This design comes from an exercise in tuning for small area, a short achievable clock period and few clock cycles per item on the open sky130 flow, not from production work.
The RTL was checked by simulation tests, not by an equivalence proof against the original design.
The series may have gaps, and a smaller design here may also do less where the tests do not look.

--- flow/design.v: outline only ---
// module PixelSolver: 2563 lines
module PixelSolver (
  input               io_cmd_valid,
  output              io_cmd_ready,
  input      [27:0]   io_cmd_payload_x,
  input      [27:0]   io_cmd_payload_y,
  output              io_rsp_valid,
  input               io_rsp_ready,
  output     [5:0]    io_rsp_payload_iteration,
  input               clk,
  input               reset
);
  // ...
==> flow/flow/run.sh <==
#!/bin/bash
# Standard layout, with one extra step between synthesis and floorplan:
# flow/polarity.py removes the inverters that Yosys's adder extraction leaves
# between full adders (full adders are self-dual), choosing each adder's
# signal polarity so that as few inverters as possible remain. Registers and
# every non-inverter cell keep their names and types.
# The clock period is 10 ns, far above what the design needs, so by default
# the timing repair steps have nothing to do; a setup margin makes them work
# towards a shorter achieved period (the constraints themselves are unchanged).
set -euo pipefail
R=orfs/results/${FLOW_PLATFORM}/PixelSolver/base
bash standard.sh synth > synth.log 2>&1
cp "$R/1_2_yosys.v" yosys_standard.v
python3 flow/polarity.py yosys_standard.v polarity.v > polarity.log 2>&1
cp polarity.v "$R/1_2_yosys.v"
rm -f "$R/1_synth.odb"
bash standard.sh SETUP_SLACK_MARGIN=5.5 finish > finish.log 2>&1
==> flow/flow/polarity.py <==
#!/usr/bin/env python3
"""Inverter-polarity clean-up of a Yosys gate netlist (sky130hd).

Full adders are self-dual: FA(~a,~b,~c) = (~sum, ~cout). Yosys's adder
extraction leaves many inverters between full adders. This pass removes every
inverter that drives only cell pins, then chooses for each full adder whether
it works on true or complemented signals (and swaps and2/nand2, or2/nor2,
xor2/xnor2 where that helps) so that as few inverters as possible are needed,
and puts those back. The function of the netlist is unchanged; registers,
ports and every other cell are untouched.

usage: polarity.py in.v out.v
"""
import re
import sys

INV = {"sky130_fd_sc_hd__inv_1", "sky130_fd_sc_hd__inv_2", "sky130_fd_sc_hd__inv_4",
       "sky130_fd_sc_hd__clkinv_1", "sky130_fd_sc_hd__clkinv_2"}
FA = {"sky130_fd_sc_hd__fa_1", "sky130_fd_sc_hd__fa_2", "sky130_fd_sc_hd__fa_4"}
SWAP = {
    "sky130_fd_sc_hd__and2_1": ("sky130_fd_sc_hd__nand2_1", 6.256, 3.754),
    "sky130_fd_sc_hd__nand2_1": ("sky130_fd_sc_hd__and2_1", 3.754, 6.256),
    "sky130_fd_sc_hd__or2_1": ("sky130_fd_sc_hd__nor2_1", 6.256, 3.754),
    "sky130_fd_sc_hd__nor2_1": ("sky130_fd_sc_hd__or2_1", 3.754, 6.256),
    "sky130_fd_sc_hd__xor2_1": ("sky130_fd_sc_hd__xnor2_1", 8.758, 8.758),
    "sky130_fd_sc_hd__xnor2_1": ("sky130_fd_sc_hd__xor2_1", 8.758, 8.758),
}
OUTPINS = {"X", "Y", "Q", "Q_N", "SUM", "COUT", "HI", "LO"}
INV_AREA = 3.754
FANOUT_MAX = 3


def main():
    src = open(sys.argv[1]).read()
    m = re.search(r"^\s*sky130_fd_sc_hd__\w+\s+\S+\s*\(", src, re.M)
    head = src[:m.start()]
    end = src.rindex("endmodule")
    body = src[m.start():end]
    tail = src[end:]
    assert "assign" not in body
    cells = []
    for cm in re.finditer(r"(sky130_fd_sc_hd__\w+)\s+(\\\S+\s|\S+)\s*\((.*?)\);", body, re.S):
        pins = {}
        for pm in re.finditer(r"\.(\w+)\(([^()]*)\)", cm.group(3)):
            pins[pm.group(1)] = pm.group(2).strip()
        cells.append([cm.group(1), cm.group(2).strip(), pins])
    # ports
    outports = set()
    for pm in re.finditer(r"^\s*output\s+(\[(\d+):(\d+)\]\s+)?(\S+);", head, re.M):
        if pm.group(1):
            for i in range(int(pm.group(3)), int(pm.group(2)) + 1):
                outports.add("%s[%d]" % (pm.group(4), i))
        else:
            outports.add(pm.group(4))

    driver = {}
    for ci, (t, n, pins) in enumerate(cells):
        for p, net in pins.items():
            if p in OUTPINS:
                driver[net] = (ci, p)
    removable = set()
    for ci, (t, n, pins) in enumerate(cells):
        if t in INV and pins["Y"] not in outports:
            removable.add(ci)
    # Leave high-fanout nets as synthesis buffered them: only inverters whose
    # whole inverter tree feeds at most FANOUT_MAX cell pins are taken out.
    sinks = {}
    for ci, (t, n, pins) in enumerate(cells):
        for p, net in pins.items():
            if p not in OUTPINS:
                sinks[net] = sinks.get(net, 0) + 1

    def tree_root(net):
        while net in driver and driver[net][0] in removable:
            net = cells[driver[net][0]][2]["A"]
        return net

    tree_pins = {}
    for ci, (t, n, pins) in enumerate(cells):
        if ci in removable:
            continue
        for p, net in pins.items():
            if p not in OUTPINS:
                r = tree_root(net)
                tree_pins[r] = tree_pins.get(r, 0) + 1
    removable = {ci for ci in removable if tree_pins.get(tree_root(cells[ci][2]["A"]), 0) <= FANOUT_MAX}

    def root(net):
        par = 0
        seen = 0
        while net in driver and driver[net][0] in removable:
            net = cells[driver[net][0]][2]["A"]
            par ^= 1
            seen += 1
            assert seen < 100
        return net, par

    # consumers: root -> list of (cell, pin, parity)
    cons = {}
    for ci, (t, n, pins) in enumerate(cells):
        if ci in removable:
            continue
        for p, net in pins.items():
            if p in OUTPINS:
                continue
            r, par = root(net)
            cons.setdefault(r, []).append((ci, p, par))
    # a removed inverter's output that is a register or port name is never used
    # as such here: only cell pins read nets.
    flip = [0] * len(cells)
    flippable = [ci for ci, c in enumerate(cells) if (c[0] in FA or c[0] in SWAP)
                 and not any(c[2][p] in outports for p in c[2] if p in OUTPINS)]

    def phys(r):
        d = driver.get(r)
        return flip[d[0]] if d else 0

    def need(ci, par):
        return par ^ (flip[ci] if cells[ci][0] in FA else 0)

    def net_cost(r):
        ph = phys(r)
        lst = cons.get(r, ())
        for ci, p, par in lst:
            if need(ci, par) != ph:
                # an inverter on a high-fanout net would be slow: avoid
                return INV_AREA if len(lst) <= FANOUT_MAX else 50 * INV_AREA
        return 0.0

    def cell_area(ci):
        t = cells[ci][0]
        if t in SWAP:
            return SWAP[t][2] if flip[ci] else SWAP[t][1]
        return 0.0

    def affected(ci):
        t, n, pins = cells[ci]
        rs = set()
        for p, net in pins.items():
            if p in OUTPINS:
                rs.add(net)
            elif t in FA:
                rs.add(root(net)[0])
        return rs

    aff = {ci: affected(ci) for ci in flippable}
    total0 = sum(net_cost(r) for r in cons)
    improved = True
    rounds = 0
    while improved and rounds < 50:
        improved = False
        rounds += 1
        for ci in flippable:
            rs = aff[ci]
            before = sum(net_cost(r) for r in rs) + cell_area(ci)
            flip[ci] ^= 1
            after = sum(net_cost(r) for r in rs) + cell_area(ci)
            if after < before - 1e-9:
                improved = True
            else:
                flip[ci] ^= 1
    # simulated annealing from the greedy result, keeping the best
    import math
    import random
    rng = random.Random(1)
    cur = sum(net_cost(r) for r in cons) + sum(cell_area(ci) for ci in flippable)
    best, best_flip = cur, list(flip)
    steps = 400 * len(flippable)
    for k in range(steps):
        temp = 4.0 * (1 - k / steps) + 0.05
        ci = flippable[rng.randrange(len(flippable))]
        rs = aff[ci]
        before = sum(net_cost(r) for r in rs) + cell_area(ci)
        flip[ci] ^= 1
        after = sum(net_cost(r) for r in rs) + cell_area(ci)
        d = after - before
        if d <= 0 or rng.random() < math.exp(-d / temp):
            cur += d
            if cur < best - 1e-9:
                best, best_flip = cur, list(flip)
        else:
            flip[ci] ^= 1
    flip[:] = best_flip
    total1 = sum(net_cost(r) for r in cons)

    # rebuild
    newwires = []
    ninv = 0
    invnet = {}
    for r, lst in cons.items():
        ph = phys(r)
        for ci, p, par in lst:
            if need(ci, par) != ph:
                if r not in invnet:
                    ninv += 1
                    invnet[r] = "pol_n%d" % ninv
                    newwires.append(invnet[r])
                cells[ci][2][p] = invnet[r]
            else:
                cells[ci][2][p] = r
    out = []
    for ci, (t, n, pins) in enumerate(cells):
        if ci in removable:
            continue
        if t in SWAP and flip[ci]:
            t2 = SWAP[t][0]
            po = "X" if "X" in pins else "Y"
            pn = "Y" if t2.split("__")[1].startswith(("nand", "nor", "xnor")) else "X"
            pins = {(pn if p == po else p): v for p, v in pins.items()}
            t = t2
        out.append("  %s %s (\n%s\n  );\n" % (t, n if not n.startswith("\\") else n + " ",
                                            ",\n".join("    .%s(%s)" % (p, fmt(v)) for p, v in pins.items())))
    for r, w in invnet.items():
        out.append("  sky130_fd_sc_hd__inv_1 %s_i (\n    .A(%s),\n    .Y(%s)\n  );\n" % (w, fmt(r), w))
    head = head + "".join("  wire %s;\n" % w for w in newwires)
    open(sys.argv[2], "w").write(head + "".join(out) + tail)
    nflip_fa = sum(1 for ci in flippable if flip[ci] and cells[ci][0] in FA)
    nflip_g = sum(1 for ci in flippable if flip[ci] and cells[ci][0] in SWAP)
    sys.stderr.write("polarity: removed %d inverters, added %d; flipped %d adders, %d gates;"
                     " inverter+swap cost %.0f -> %.0f after %d rounds\n"
                     % (len(removable), ninv, nflip_fa, nflip_g, total0, total1, rounds))


def fmt(net):
    if net.startswith("\\") and not net.endswith(" "):
        return net + " "
    return net


if __name__ == "__main__":
    main()
==> flow/standard.sh <==
#!/bin/bash
# synth_recipe.tcl (not shown) runs the flow's synth.tcl, then flattens the netlist and writes it again
# the make line also repeats each setting of config.mk as NAME=value (left out here)
make -C /OpenROAD-flow-scripts/flow DESIGN_CONFIG=/design/flow/config.mk WORK_HOME=/design/flow/orfs CLKGATE_MAP_FILE= SYNTH_SCRIPT=/design/flow/synth_recipe.tcl "${@:-finish}"
==> flow/config.mk <==
export PLATFORM = sky130hd
export DESIGN_NAME = PixelSolver
export DESIGN_NICKNAME = PixelSolver
export VERILOG_FILES = /design/flow/design.v
export SDC_FILE = /design/flow/constraint.sdc
export NUM_CORES = 4
export LEC_CHECK = 0
export CAP_MARGIN = 20
export CORE_MARGIN = 2
export CORE_UTILIZATION = 40
export SLEW_MARGIN = 20
==> flow/constraint.sdc <==
create_clock -name core_clock -period 10.0 [get_ports {clk}]
set_input_delay 2.0000 -clock core_clock [delete_from_list [all_inputs] [get_ports {clk}]]
set_output_delay 2.0000 -clock core_clock [all_outputs]
set_load 0.01 [all_outputs]
Fig. 1: run 1, PDN straps and rails
Pins as bars on the die edge.
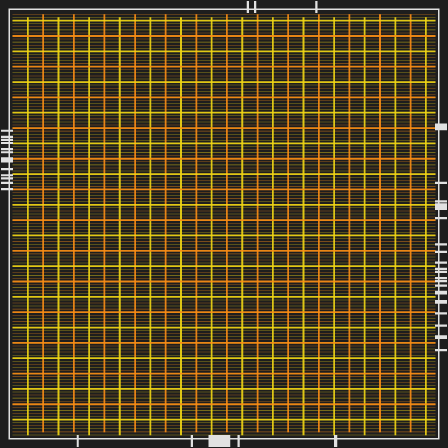
Key: orange = VDD; yellow = VSS
138 met1 rails follow the rows. 27 straps on met4. 27 straps on met5. 68 signal pins sit on the boundary. The core has 137 rows.
Std-Cell Core Area: 140000 sq um
die outline height: 379 microns
die extent in x: 379 microns

Fig. 2: run 1, placed cells, one colour a class
Fill, decap, tap and diode cells in grey.
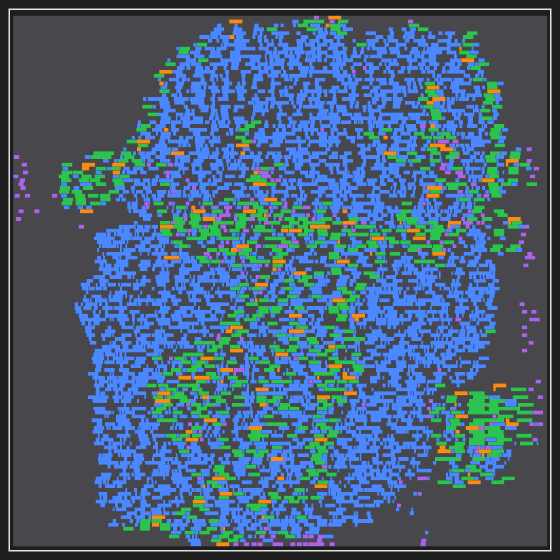
Key: orange = clock drivers and dummy loads [cells 128]; green = registers [cells 616]; purple = remaining buffers and delay cells [cells 200]; blue = remaining logic cells [cells 4297]

Fig. 3: run 1, clock network drawn from the DEF
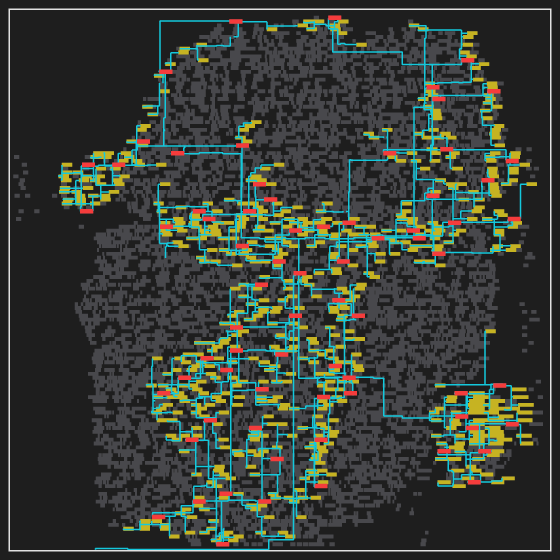
Key: red = clock-net drivers [count 72]; cyan = clock wires [length 8850 microns]; yellow = flip-flops [count 616]
There are 73 routed clock nets.
clock latency of the later-clocked register in the worst-skew pair: 0.67 ns

==> notes.md, run 1 <==
* Setup repair after global routing missed its margin: yes
* Number of antenna violations at the first check in global routing at 5
* Cell type with the highest occurrence count on the critical path: a21o_1
* Pins over their slew limit at 0
* Worst setup SP type: flop
* Most frequent standard cell in the layout excluding fill and tap cells: fa_1
* Crit Path Category: flop to flop
* Layout cells sized above 1 at 8.51%
* Required time of the worst setup path at 10.30 ns
* Most frequent cells in the layout: fa_1, nand2_1, dfxtp_1
* Floorplan row count at 137
* Final standard cell count with taps included and fillers excluded at 7120
* Count of input and output buffers at 67
* Result of the run: timing/DRC/antenna clean
* Setup slack of the worst register-to-register path at 5.51 ns
* Worst hold slack at 0.323 ns
* Post-detailed-route DRC marker count at 0
* Cell count of the worst hold path at 0
* Relative slew margins at 35.0%
* Cts bufs inserted at 72
* Hold Buf Count CTS at 0
* Biggest fanout along the worst timing path at 7
* Max_cap viols at 0
* Total wirelength of the detailed-routed design at 168000 microns
* Slowest cell on the critical path: fa_1
* Post-DR wirelength/cell at 23.6 microns
* Post-DP HPWL at 114000 microns
* Area of the multi-input gates at 41000 sq um
* Clock tree from TritonCTS: done
Testbench counts for the RTL of run 1, summed over its fixed seeds: cycles 263,406, pixels 8,192.
==> run 1: critical path, delay by kind of cell (launching register included) <==
kind            cells  cell delay, ns
compound gates      8            1.53
fa+ha+maj           4            1.60
buf+inv             2            0.30
flops               1            0.33
simple gates        2            0.33
==> run 1: metrics by stage <==
step	utilization [%]	worst slack (ns)
final	44.4	5.51
after global routing	44.3	5.35
after CTS	44.1	5.47
after detailed placement	42.1	4.52
after global placement	42.1	4.56
after floorplan	-	5.36
==> run 1: repair_timing <==
item / in CTS / in global routing
resized for setup: 56 / 87
pin swaps: 10 / 21
setup endpoints to repair: 67 / 57
setup buffers: 15 / 9
==> run 1: cell type report <==
cell class | count | area share, %
tap | 1876 | 3.79
clock buffer | 94 | 3.29
sequential | 616 | 20.6
inverter | 392 | 2.48
multi-input combinational | 3905 | 66.2
antenna | 3 | 0.0121
timing repair buffer | 200 | 3.00
clock inverter | 34 | 0.614
==> run 1: per-layer routing <==
layer	vias up	routed length [microns]	GRT usage [%]
met1	20100	72400	33.5
met4	2	6210	8.53
met5	-	13	0
li1	16700	-	-
met2	1872	74400	36.9
met3	375	14900	4.92
==> run 2, diff against run 1 <==
--- a/flow/flow/run.sh
+++ b/flow/flow/run.sh
@@ -15,3 +15,3 @@
 cp polarity.v "$R/1_2_yosys.v"
 rm -f "$R/1_synth.odb"
-bash standard.sh SETUP_SLACK_MARGIN=5.5 finish > finish.log 2>&1
+bash standard.sh SETUP_SLACK_MARGIN=6.5 TNS_END_PERCENT=0 finish > finish.log 2>&1
--- a/flow/config.mk
+++ b/flow/config.mk
@@ -9,3 +9,4 @@
 export CORE_MARGIN = 2
 export CORE_UTILIZATION = 40
+export PLACE_DENSITY = 0.8
 export SLEW_MARGIN = 20
Fig. 4: run 2, clock network drawn from the DEF
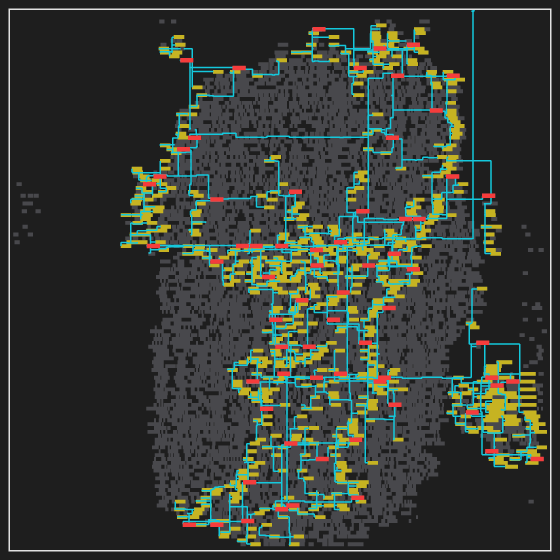
Key: red = clock-net drivers [count 66]; cyan = clock wires [length 8020 microns]; yellow = flip-flops [count 616]
There are 67 routed clock nets.

Fig. 5: run 2, placed cells, one colour a class
Fill, decap, tap and diode cells in grey.
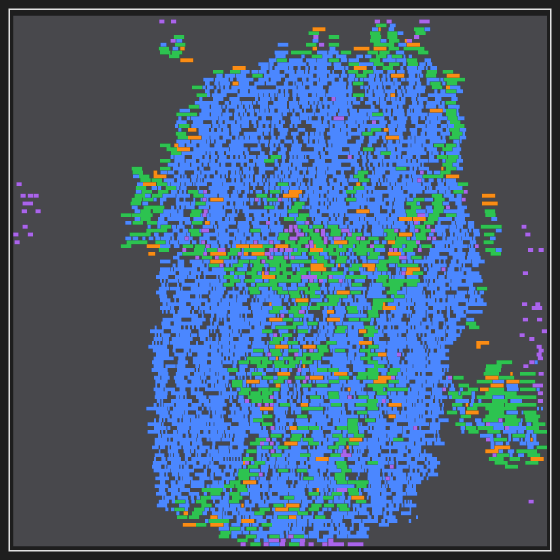
Key: green = registers [cells 616]; blue = remaining logic cells [cells 4298]; orange = clock drivers and dummy loads [cells 120]; purple = remaining buffers and delay cells [cells 198]
fin area: 61600 sq um
share of cell area taken by flip-flops and latches: 20.7%
Final Util: 44.1%
floorplan row count: 137

==> run 2 against run 1 <==
- non-clock buffer count fell by 2
- synthesized cell count stayed put
- worst hold slack lost 0.0063 ns
- clock skew decreased by 0.012 ns
- fmax hardly changed
- routed wire length down 4.4%
- via count increased by 4.1%
- first-iteration DRC count up 30%
- highest routed layer unchanged
- die area is the same
- count of clock-buffer cells in the layout down 4
==> notes.md, run 2 <==
* Result of the run: timing/DRC/antenna clean
* Setup slack of the worst register-to-register path at 5.50 ns (about the same)
* Relative slew margins at 37.1% (+2.1 points)
* Most frequent standard cell in the layout excluding fill and tap cells: fa_1
* Family of cells with the greatest summed delay on the critical path: adder cells
* Crit Path Category: flop to flop
* Fin crit period at 4.50 ns
* Clock latency of the later-clocked register in the worst-skew pair at 0.67 ns (about the same)
* Met1 capacity usage during global routing at 28.5% (-5.0 points)
* Layout cells sized above 1 at 7.78% (-0.73 points)
* Crit path depth at 10 (-6)
* Layer with the highest usage after global routing: met2
* Std-Cell Core Area at 140000 sq um (unchanged)
* Slowest cell on the critical path: dfxtp_2
* Required time of the worst setup path at 10.55 ns (+0.25 ns)
* Maximum clock skew at final layout at 0.0321 ns
* Cell count of the worst hold path at 0 (unchanged)
* GR Util met3 at 6.51% (+1.6 points)
* Count of input and output buffers at 67 (unchanged)
* Die outline height at 379 microns (unchanged)
* Fraction of met2 tracks used by global routing at 35.3% (-1.6 points)
* Pins over their slew limit at 0 (unchanged)
* Max_cap viols at 0 (unchanged)
* Post-detailed-route DRC marker count at 0 (unchanged)
* CP bufs+invs at 1 (-1)
* Final period utilization at 45.0%
* Most frequent cells in the layout: fa_1, nand2_1, dfxtp_1
* Number of antenna violations at the first check in global routing at 5 (unchanged)
* Biggest fanout along the worst timing path at 17 (+10)
* Cts bufs inserted at 66 (-8.3%)
* Clock-pin slew reported for the worst setup and hold paths after clock tree synthesis at 0.07 ns
* Worst hold slack at 0.317 ns (-0.00634 ns)
* Post-DP HPWL at 112000 microns (-2.4%)
* Hold Buf Count CTS at 0 (unchanged)
* Leftover overflow at the end of global routing at 0
* Number of nets in the synthesized netlist at 6662
* Setup repair after global routing missed its margin: yes
* Worst setup SP type: flop
* Clock tree from TritonCTS: done
* Cell type with the highest occurrence count on the critical path: fa_1
* Die extent in x at 379 microns (unchanged)
* Via count of the first global-routing pass at 44100
Fig. 6: run 2, routed metal, one colour a layer
Bar = 100 microns. Only two layers are drawn.
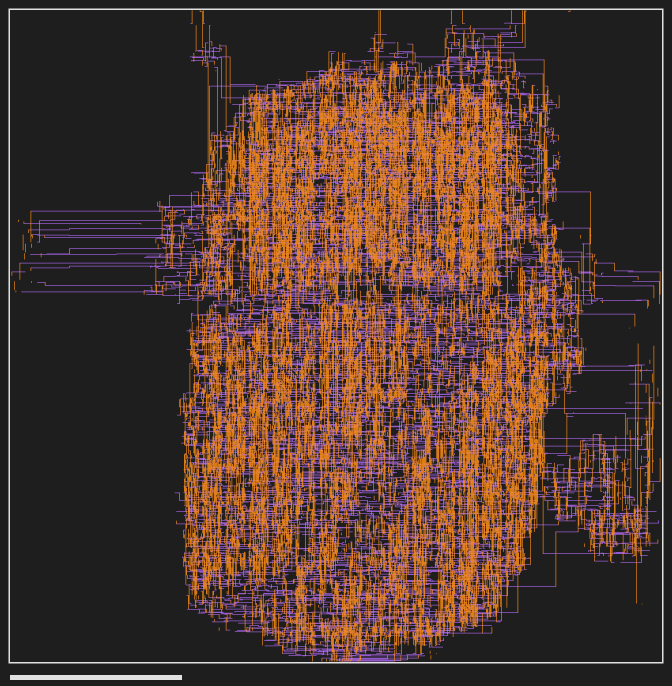
Key: purple = M1 [wire length 58.5 mm]; orange = M2 [wire length 71.6 mm]
post-DR wirelength/cell: 22.6 microns
total wirelength of the detailed-routed design: 161000 microns
total routing usage reported by global routing: 22.8%
Vias: 40600

[run 2: stage by stage]
step | std cells | setup WS (ns)
2_1_floorplan | 5297 | 5.82
3_3_place_gp | 6968 | 5.05
3_5_place_dp | 6968 | 4.99
4_1_cts | 7107 | 5.59
5_1_grt | 7108 | 5.32
6_report | 7109 | 5.50
[run 2: routing by layer]
metal,vias to the layer above,routed length (microns)
met1,20300,58500
li1,16700,-
met3,755,20000
met4,8,10400
met2,2876,71600
met5,-,39
[run 2: final cells by class]
cell class | count | area [sq um]
inverter | 392 | 1520
timing repair inverter | 1 | 7.51
antenna | 1 | 2.50
timing repair buffer | 198 | 1710
sequential | 616 | 12700
fill | 12400 | 78200
clock buffer | 90 | 1890
multi-input combinational | 3905 | 41000
tap | 1876 | 2350
clock inverter | 30 | 383
[run 2: what timing repair did]
| item | in CTS | in global routing |
|---|---|---|
| buffers inserted | 18 | 1 |
| cloned | 1 | 0 |
| pin swaps | 11 | 2 |
| setup endpoints to repair | 281 | 287 |
| resized for setup | 55 | 2 |
==> run 3, diff against run 2 <==
--- a/flow/design.v
+++ b/flow/design.v
@@ -34,5 +34,6 @@
   reg  [5:0]  out_d;
   reg         full;          
-  assign io_cmd_ready = !v1 && !full;
+  reg         rdy;           
+  assign io_cmd_ready = rdy;
   wire        acc = io_cmd_valid && io_cmd_ready;
   assign io_rsp_valid = out_v;
@@ -2482,4 +2483,6 @@
   wire [2:0]  nseq_next = nseq + {2'd0, acc};
   wire [2:0]  head_next = head + {2'd0, pop};
+  wire        full_next = nseq_next - head_next == 3'd4;
+  wire        v1_next = v2 && !last;
   always @(posedge clk or posedge reset) begin
     if (reset) begin
@@ -2490,11 +2493,13 @@
       head <= 3'd0;
       full <= 1'b0;
+      rdy <= 1'b1;
       out_v <= 1'b0;
     end else begin
-      v1 <= v2 && !last;
+      v1 <= v1_next;
       v2 <= v1 || acc;
       nseq <= nseq_next;
       head <= head_next;
-      full <= nseq_next - head_next == 3'd4;
+      full <= full_next;
+      rdy <= !v1_next && !full_next;
       if (out_free) out_v <= rob_v[head[1:0]];
       rob_v <= (rob_v & ~({3'd0, pop} << head[1:0])) | ({3'd0, retire} << tag2);
--- a/flow/flow/run.sh
+++ b/flow/flow/run.sh
@@ -15,3 +15,3 @@
 cp polarity.v "$R/1_2_yosys.v"
 rm -f "$R/1_synth.odb"
-bash standard.sh SETUP_SLACK_MARGIN=6.5 TNS_END_PERCENT=0 finish > finish.log 2>&1
+bash standard.sh SETUP_SLACK_MARGIN=7 TNS_END_PERCENT=0 finish > finish.log 2>&1
--- a/flow/config.mk
+++ b/flow/config.mk
@@ -9,4 +9,3 @@
 export CORE_MARGIN = 2
 export CORE_UTILIZATION = 40
-export PLACE_DENSITY = 0.8
 export SLEW_MARGIN = 20
Fig. 7: run 3, PDN straps and rails
Pins as bars on the die edge.
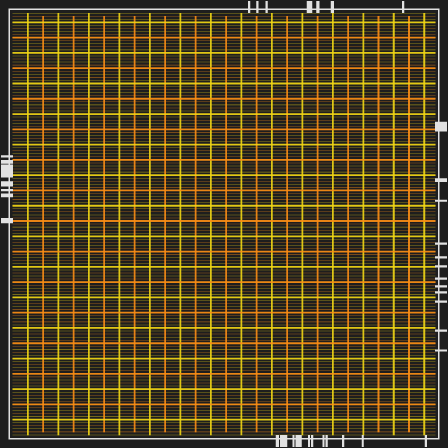
Key: yellow = VSS; orange = VDD
68 signal pins sit on the boundary. 139 met1 rails follow the rows.
die outline height: 381 microns
Std-Cell Core Area: 141000 sq um

Fig. 8: run 3, clock wiring as the flow saved it
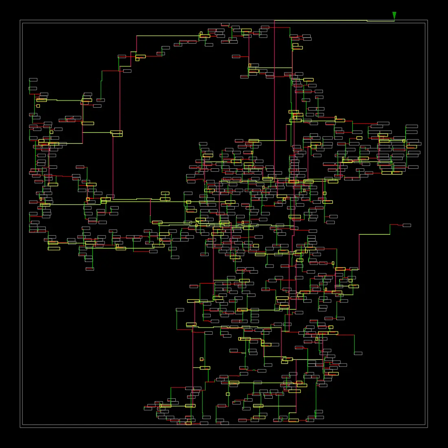
cts bufs inserted: 74
clock latency of the later-clocked register in the worst-skew pair: 0.68 ns
clock buffers: 96

==> run 3 against run 2 <==
- register-to-register slack worse by 0.17 ns
- non-clock buffer count fell by 18
- synthesized area grew 0.82%
- synthesized cell count grew 0.72%
- fmax shrank 3.7%
- flip-flop and latch count is the same
- clock skew down 0.0015 ns
- critical path depth up 2
- critical path type unchanged
==> notes.md, run 3 <==
* Clock tree from TritonCTS: done
* Total routing usage reported by global routing at 23.9% (+1.1 points)
* Avg Vias per Cell at 5.46
* Clock-pin slew reported for the worst setup and hold paths after clock tree synthesis at 0.06 ns (about the same)
* Setup repair after global routing missed its margin: yes
* Count of input and output buffers at 67 (unchanged)
* Vias at 39100 (-3.8%)
* Most frequent standard cell in the layout excluding fill and tap cells: fa_1
* Total placed cells including tap cells at 7017 (+0.70%)
* Worst hold slack at 0.320 ns (+0.00270 ns)
* Required time of the worst setup path at 10.53 ns (-0.02 ns)
* Slowest cell on the critical path: fa_1
* Relative slew margins at 22.6% (-14 points)
* Leftover overflow at the end of global routing at 0 (unchanged)
* Most frequent cells in the layout: fa_1, nand2_1, dfxtp_1
* Post-DR wirelength/cell at 23.7 microns (+4.8%)
* Final critical-path setup slack at 5.33 ns (-0.172 ns)
* Number of filler cells placed in the layout at 13300 (+7.0%)
* Num Clock Sinks at 616
* Floorplan row count at 138 (+0.73%)
* Layout cells sized above 1 at 8.02% (+0.24 points)
* Worst setup SP type: flop
* Number of nets in the synthesized netlist at 6700 (+0.57%)
* Count of routing violations after the opening detailed-route iteration at 3284
* Number of antenna violations at the first check in global routing at 7 (+2)
* Pins over their slew limit at 0 (unchanged)
* Setup Slack @ Placement at 5.11 ns (+0.117 ns)
* Result of the run: timing/DRC/antenna clean
* Crit path depth at 12 (+2)
* Maximum clock skew at final layout at 0.0307 ns (-0.00148 ns)
* Biggest fanout along the worst timing path at 17 (unchanged)
* Setup slack of the worst register-to-register path at 5.33 ns (-0.17 ns)
* Post-DP HPWL at 120000 microns (+7.8%)
* Number of levels the H-tree was split into at 3
* Via count of the first global-routing pass at 41900 (-5.0%)
* Fin area at 62100 sq um (+0.95%)
* Maximum number of pins on one net before global-route repair at 159
* Final Util at 44.0% (-0.064 points)
* Max_cap viols at 0 (unchanged)
* Fin crit period at 4.67 ns (+0.172 ns)
* Post-detailed-route DRC marker count at 0 (unchanged)
* Crit Path Category: flop to flop
* Final period utilization at 46.7% (+1.7 points)
* Total wirelength of the detailed-routed design at 170000 microns (+5.5%)
* CP bufs+invs at 3 (+2)
* Die extent in x at 381 microns (+0.41%)
Testbench counts for the RTL of run 3, summed over its fixed seeds: cycles 263,406, pixels 8,192.
Fig. 9: run 3, clock network drawn from the DEF
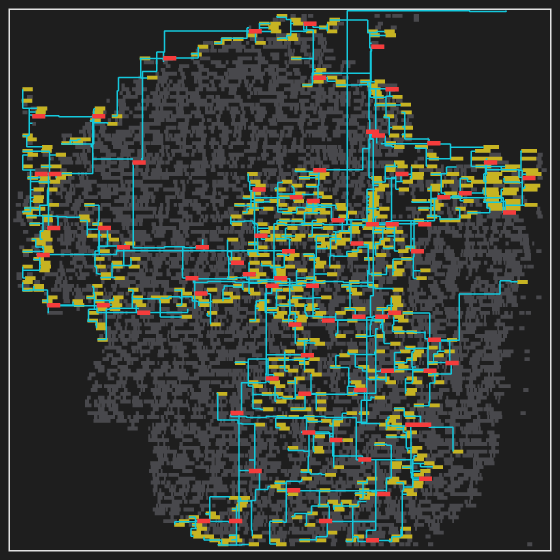
Key: red = clock-net drivers [count 74]; cyan = clock wires [length 9470 microns]; yellow = flip-flops [count 616]
Position of the flops: widely spread.

run 3: area by class of cell:
type | instances | area [sq um] | share of cell area, %
Clock buffer | 96 | 2070 | 3.33
Timing Repair Buffer | 180 | 1550 | 2.49
Clock inverter | 35 | 531 | 0.854
Sequential cell | 616 | 12700 | 20.5
Multi-Input combinational cell | 3947 | 41400 | 66.6
Tap cell | 1890 | 2360 | 3.81
Inverter | 390 | 1480 | 2.38
Antenna cell | 2 | 5.00 | 0.00805
run 3: repair_timing:
item	CTS	global route
resized for setup	12	23
endpoints found under the setup margin	334	337
pin swaps	3	12
gates cloned	0	0
buffers inserted	4	2
hold buffers	0	0
run 3: routing by layer:
layer | part of all wire, % | up-vias | routed length, microns | GRT usage (%)
li1 | - | 16800 | - | -
met1 | 43 | 20100 | 73700 | 34.1
met2 | 43 | 1850 | 73500 | 35.5
met3 | 9.2 | 349 | 15600 | 5.52
met4 | 3.9 | 4 | 6640 | 8.64
met5 | 0.014 | - | 23 | 0.132
==> run 4: too many edits to list; what changed since run 3 <==
flow/design.v: 2568 -> 2554 lines; modules unchanged: 0
  PixelSolver: edited, 2568 -> 2554 lines
--- a/flow/flow/run.sh
+++ b/flow/flow/run.sh
@@ -15,3 +15,3 @@
 cp polarity.v "$R/1_2_yosys.v"
 rm -f "$R/1_synth.odb"
-bash standard.sh SETUP_SLACK_MARGIN=7 TNS_END_PERCENT=0 finish > finish.log 2>&1
+bash standard.sh SETUP_SLACK_MARGIN=6.5 TNS_END_PERCENT=0 finish > finish.log 2>&1
==> run 4 against run 3 <==
- largest cell class unchanged
- highest routed layer is now met4
- synthesized cell count rose by 1.8%
- setup slack improved by 0.16 ns
- global-route usage fell by 0.20 points
- fmax grew 3.6%
==> notes.md, run 4 <==
* Number of levels the H-tree was split into at 3 (unchanged)
* FF+latch area at 12700 sq um (about the same)
* Number of filler cells placed in the layout at 13300 (+0.23%)
* DR WL met3 at 14500 microns (-7.3%)
* Slowest cell on the critical path: fa_1
* Antenna-violating nets left at 0
* Total wirelength of the detailed-routed design at 169000 microns (-0.35%)
* Layout cells sized above 1 at 7.47% (-0.55 points)
* Avg Vias per Cell at 5.46 (-0.12%)
* Cts bufs inserted at 73 (-1.4%)
* Total routing usage reported by global routing at 23.7% (-0.20 points)
* Maximum clock skew at final layout at 0.0388 ns (+0.00814 ns)
* Area of the multi-input gates at 41500 sq um (+0.11%)
* Number of nets in the synthesized netlist at 6786 (+1.3%)
* Biggest fanout along the worst timing path at 28 (+11)
* Fin crit period at 4.51 ns (-0.161 ns)
* Routed length on met1 at 71000 microns (-3.7%)
* Result of the run: timing/DRC/antenna clean
* Vias at 39600 (+1.2%)
* CP bufs+invs at 3 (unchanged)
* Pins over their slew limit at 0 (unchanged)
* Clock latency of the later-clocked register in the worst-skew pair at 0.67 ns (about the same)
* Most frequent standard cell in the layout excluding fill and tap cells: fa_1
* Post-DP HPWL at 118000 microns (-2.1%)
* Required time of the worst setup path at 10.53 ns (about the same)
* Crit path depth at 13 (+1)
* Clock tree from TritonCTS: done
* Count of input and output buffers at 67 (unchanged)
* Max_cap viols at 0 (unchanged)
* Via count of the first global-routing pass at 43200 (+3.0%)
* Final critical-path setup slack at 5.49 ns (+0.161 ns)
* Setup Slack @ Placement at 5.01 ns (-0.0980 ns)
* Crit Path Category: flop to flop
* Most frequent cells in the layout: fa_1, nand2_1, dfxtp_1
* Clock-pin slew reported for the worst setup and hold paths after clock tree synthesis at 0.06 ns (about the same)
* Setup slack of the worst register-to-register path at 5.49 ns (+0.16 ns)
* Final Util at 44.1% (+0.076 points)
* Number of antenna violations at the first check in global routing at 5 (-2)
* Setup repair after global routing missed its margin: yes
* Maximum number of pins on one net before global-route repair at 101 (-36%)
* Floorplan row count at 138 (unchanged)
* Top layer reached by signal wires: met4
* Count of routing violations after the opening detailed-route iteration at 3139 (-4.4%)
* Post-DR wirelength/cell at 23.3 microns (-1.7%)
* Num Clock Sinks at 616 (unchanged)
* Leftover overflow at the end of global routing at 0 (unchanged)
* Post-detailed-route DRC marker count at 0 (unchanged)
* DR WL met2 at 76500 microns (+4.0%)
* Relative slew margins at 32.1% (+9.5 points)
Testbench counts for the RTL of run 4, summed over its fixed seeds: cycles 263,406, pixels 8,192.
==> run 4: repair_timing <==
item                       4_1_cts  5_1_grt
buffers inserted                 6        2
hold buffers                     0        0
pin swaps                       15       15
setup endpoints to repair      277      292
resized for setup               26       42
==> run 4: final cells by class <==
| class | instances | share of cell area [%] |
|---|---|---|
| antenna | 4 | 0.0161 |
| clock buffer | 101 | 3.31 |
| multi-input combinational | 3990 | 66.5 |
| clock inverter | 34 | 0.719 |
| inverter | 434 | 2.69 |
| tap | 1890 | 3.79 |
| timing repair buffer | 182 | 2.51 |
| sequential | 616 | 20.4 |
==> run 4: per-layer routing <==
layer | up-vias | track usage, %
met5 | - | 0.0661
met4 | 0 | 8.97
met3 | 449 | 4.95
met2 | 1882 | 37.0
met1 | 20300 | 32.4
li1 | 16900 | -
==> run 4: stage by stage <==
step           area (sq um)  hold slack [ns]
3_3_place_gp          59500            0.310
3_5_place_dp          59500            0.312
6_report              62300            0.322
4_1_cts               62200            0.316
5_1_grt               62300            0.324
2_1_floorplan         57300            0.310
Fig. 10: run 4, placed cells, one colour a class
Fill, decap, tap and diode cells in grey.
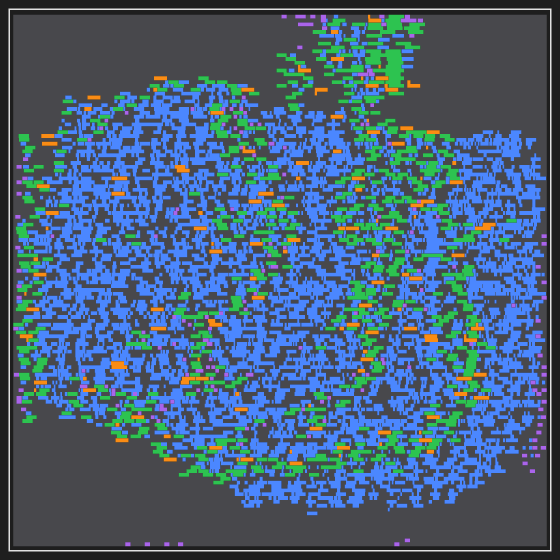
share of cell area taken by flip-flops and latches: 20.4%
Std-Cell Core Area: 141000 sq um

Fig. 11: run 4, clock network drawn from the DEF
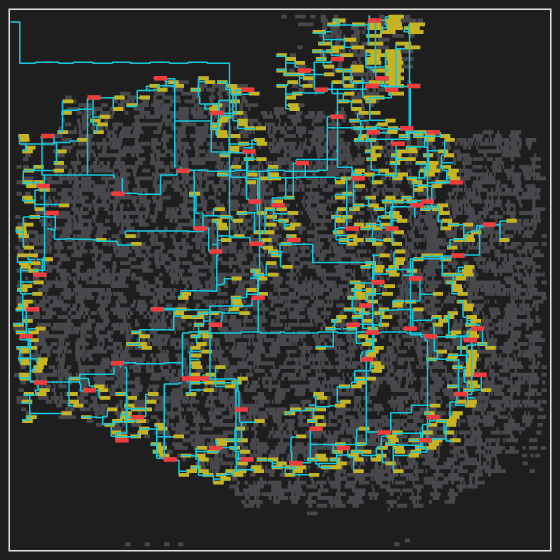
Key: red = clock-net drivers [count 73]; cyan = clock wires [length 9060 microns]; yellow = flip-flops [count 616]
There are 74 routed clock nets. Position of the flops: widely spread.

Fig. 12: run 4, PDN straps and rails
Pins as bars on the die edge.
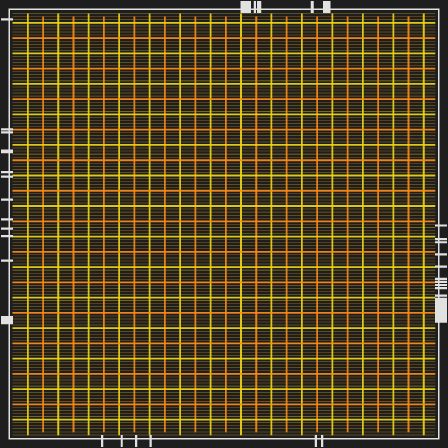
die extent in x: 381 microns
die outline height: 381 microns


==> gallery <==
Routed metal, one colour a layer.
Bar = 100 microns. Only two layers are drawn.
picture 1
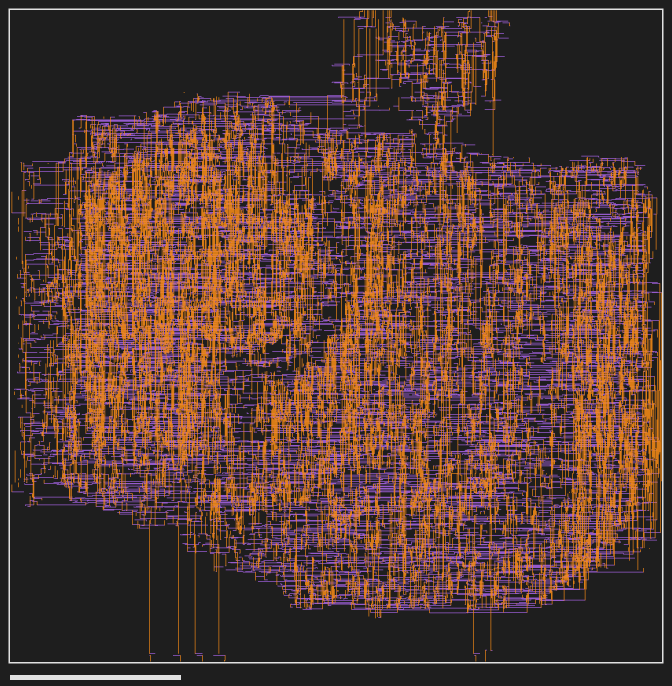
picture 2
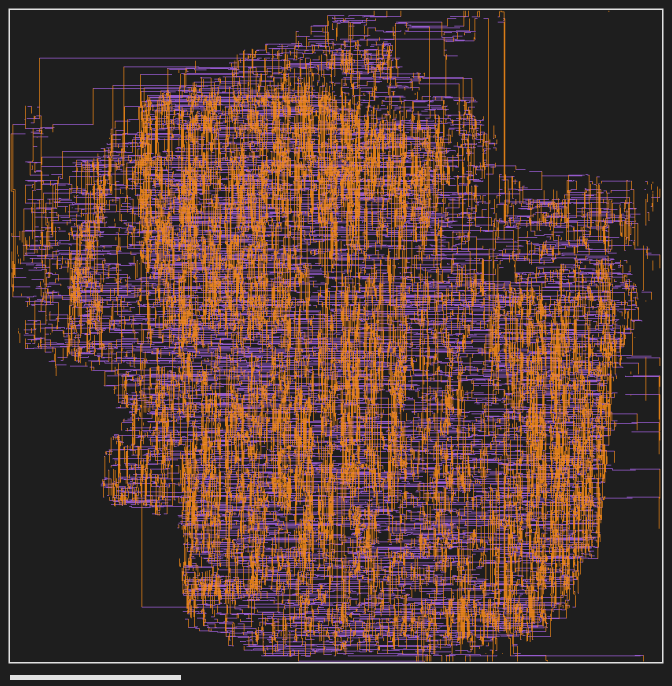
picture 3
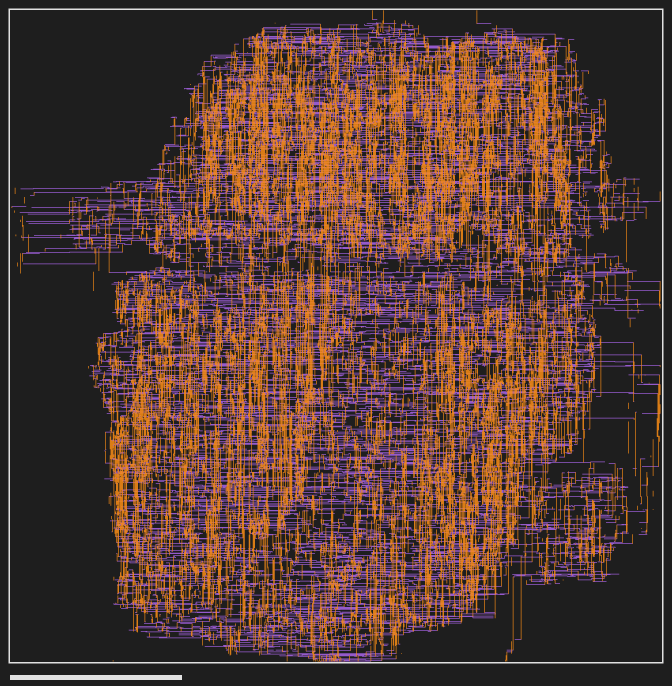
- picture 3 = run 1
- picture 2 = run 3
- picture 1 = run 4

Key to picture 3:
Key: purple = M1 [wire length 72.4 mm]; orange = M2 [wire length 74.4 mm]

what the ideal ports hide:
How much do the figures lean on ideal ports? The routed layouts below were timed once more, with nothing changed but the port constraints.
Step 1: set_driving_cell puts a clkbuf_16 on clk and a buf_2 on each other input, an assumption about the parent block.
Step 2 times the ports against the registers' clock, not the clock port: input delays grow and output delays shrink by t, the midpoint of the rising clock arrivals with the driver on.
Slacks: ideal / step 1 / step 2; pairs: ideal / step 1.
| run | shift t [ns] | setup WS [ns] | clock arrival spread, ns | cell pins on the clock port's net |
|---|---|---|---|---|
| run 1 | 0.718 | 5.507 / 5.507 / 5.507 | 0.044 / 0.044 | 1 |
| run 2 | 0.720 | 5.503 / 5.503 / 5.503 | 0.032 / 0.032 | 1 |
| run 3 | 0.740 | 5.331 / 5.331 / 5.331 | 0.031 / 0.031 | 1 |
| run 4 | 0.726 | 5.493 / 5.493 / 5.493 | 0.044 / 0.044 | 1 |
After both steps every run listed still meets setup and hold.
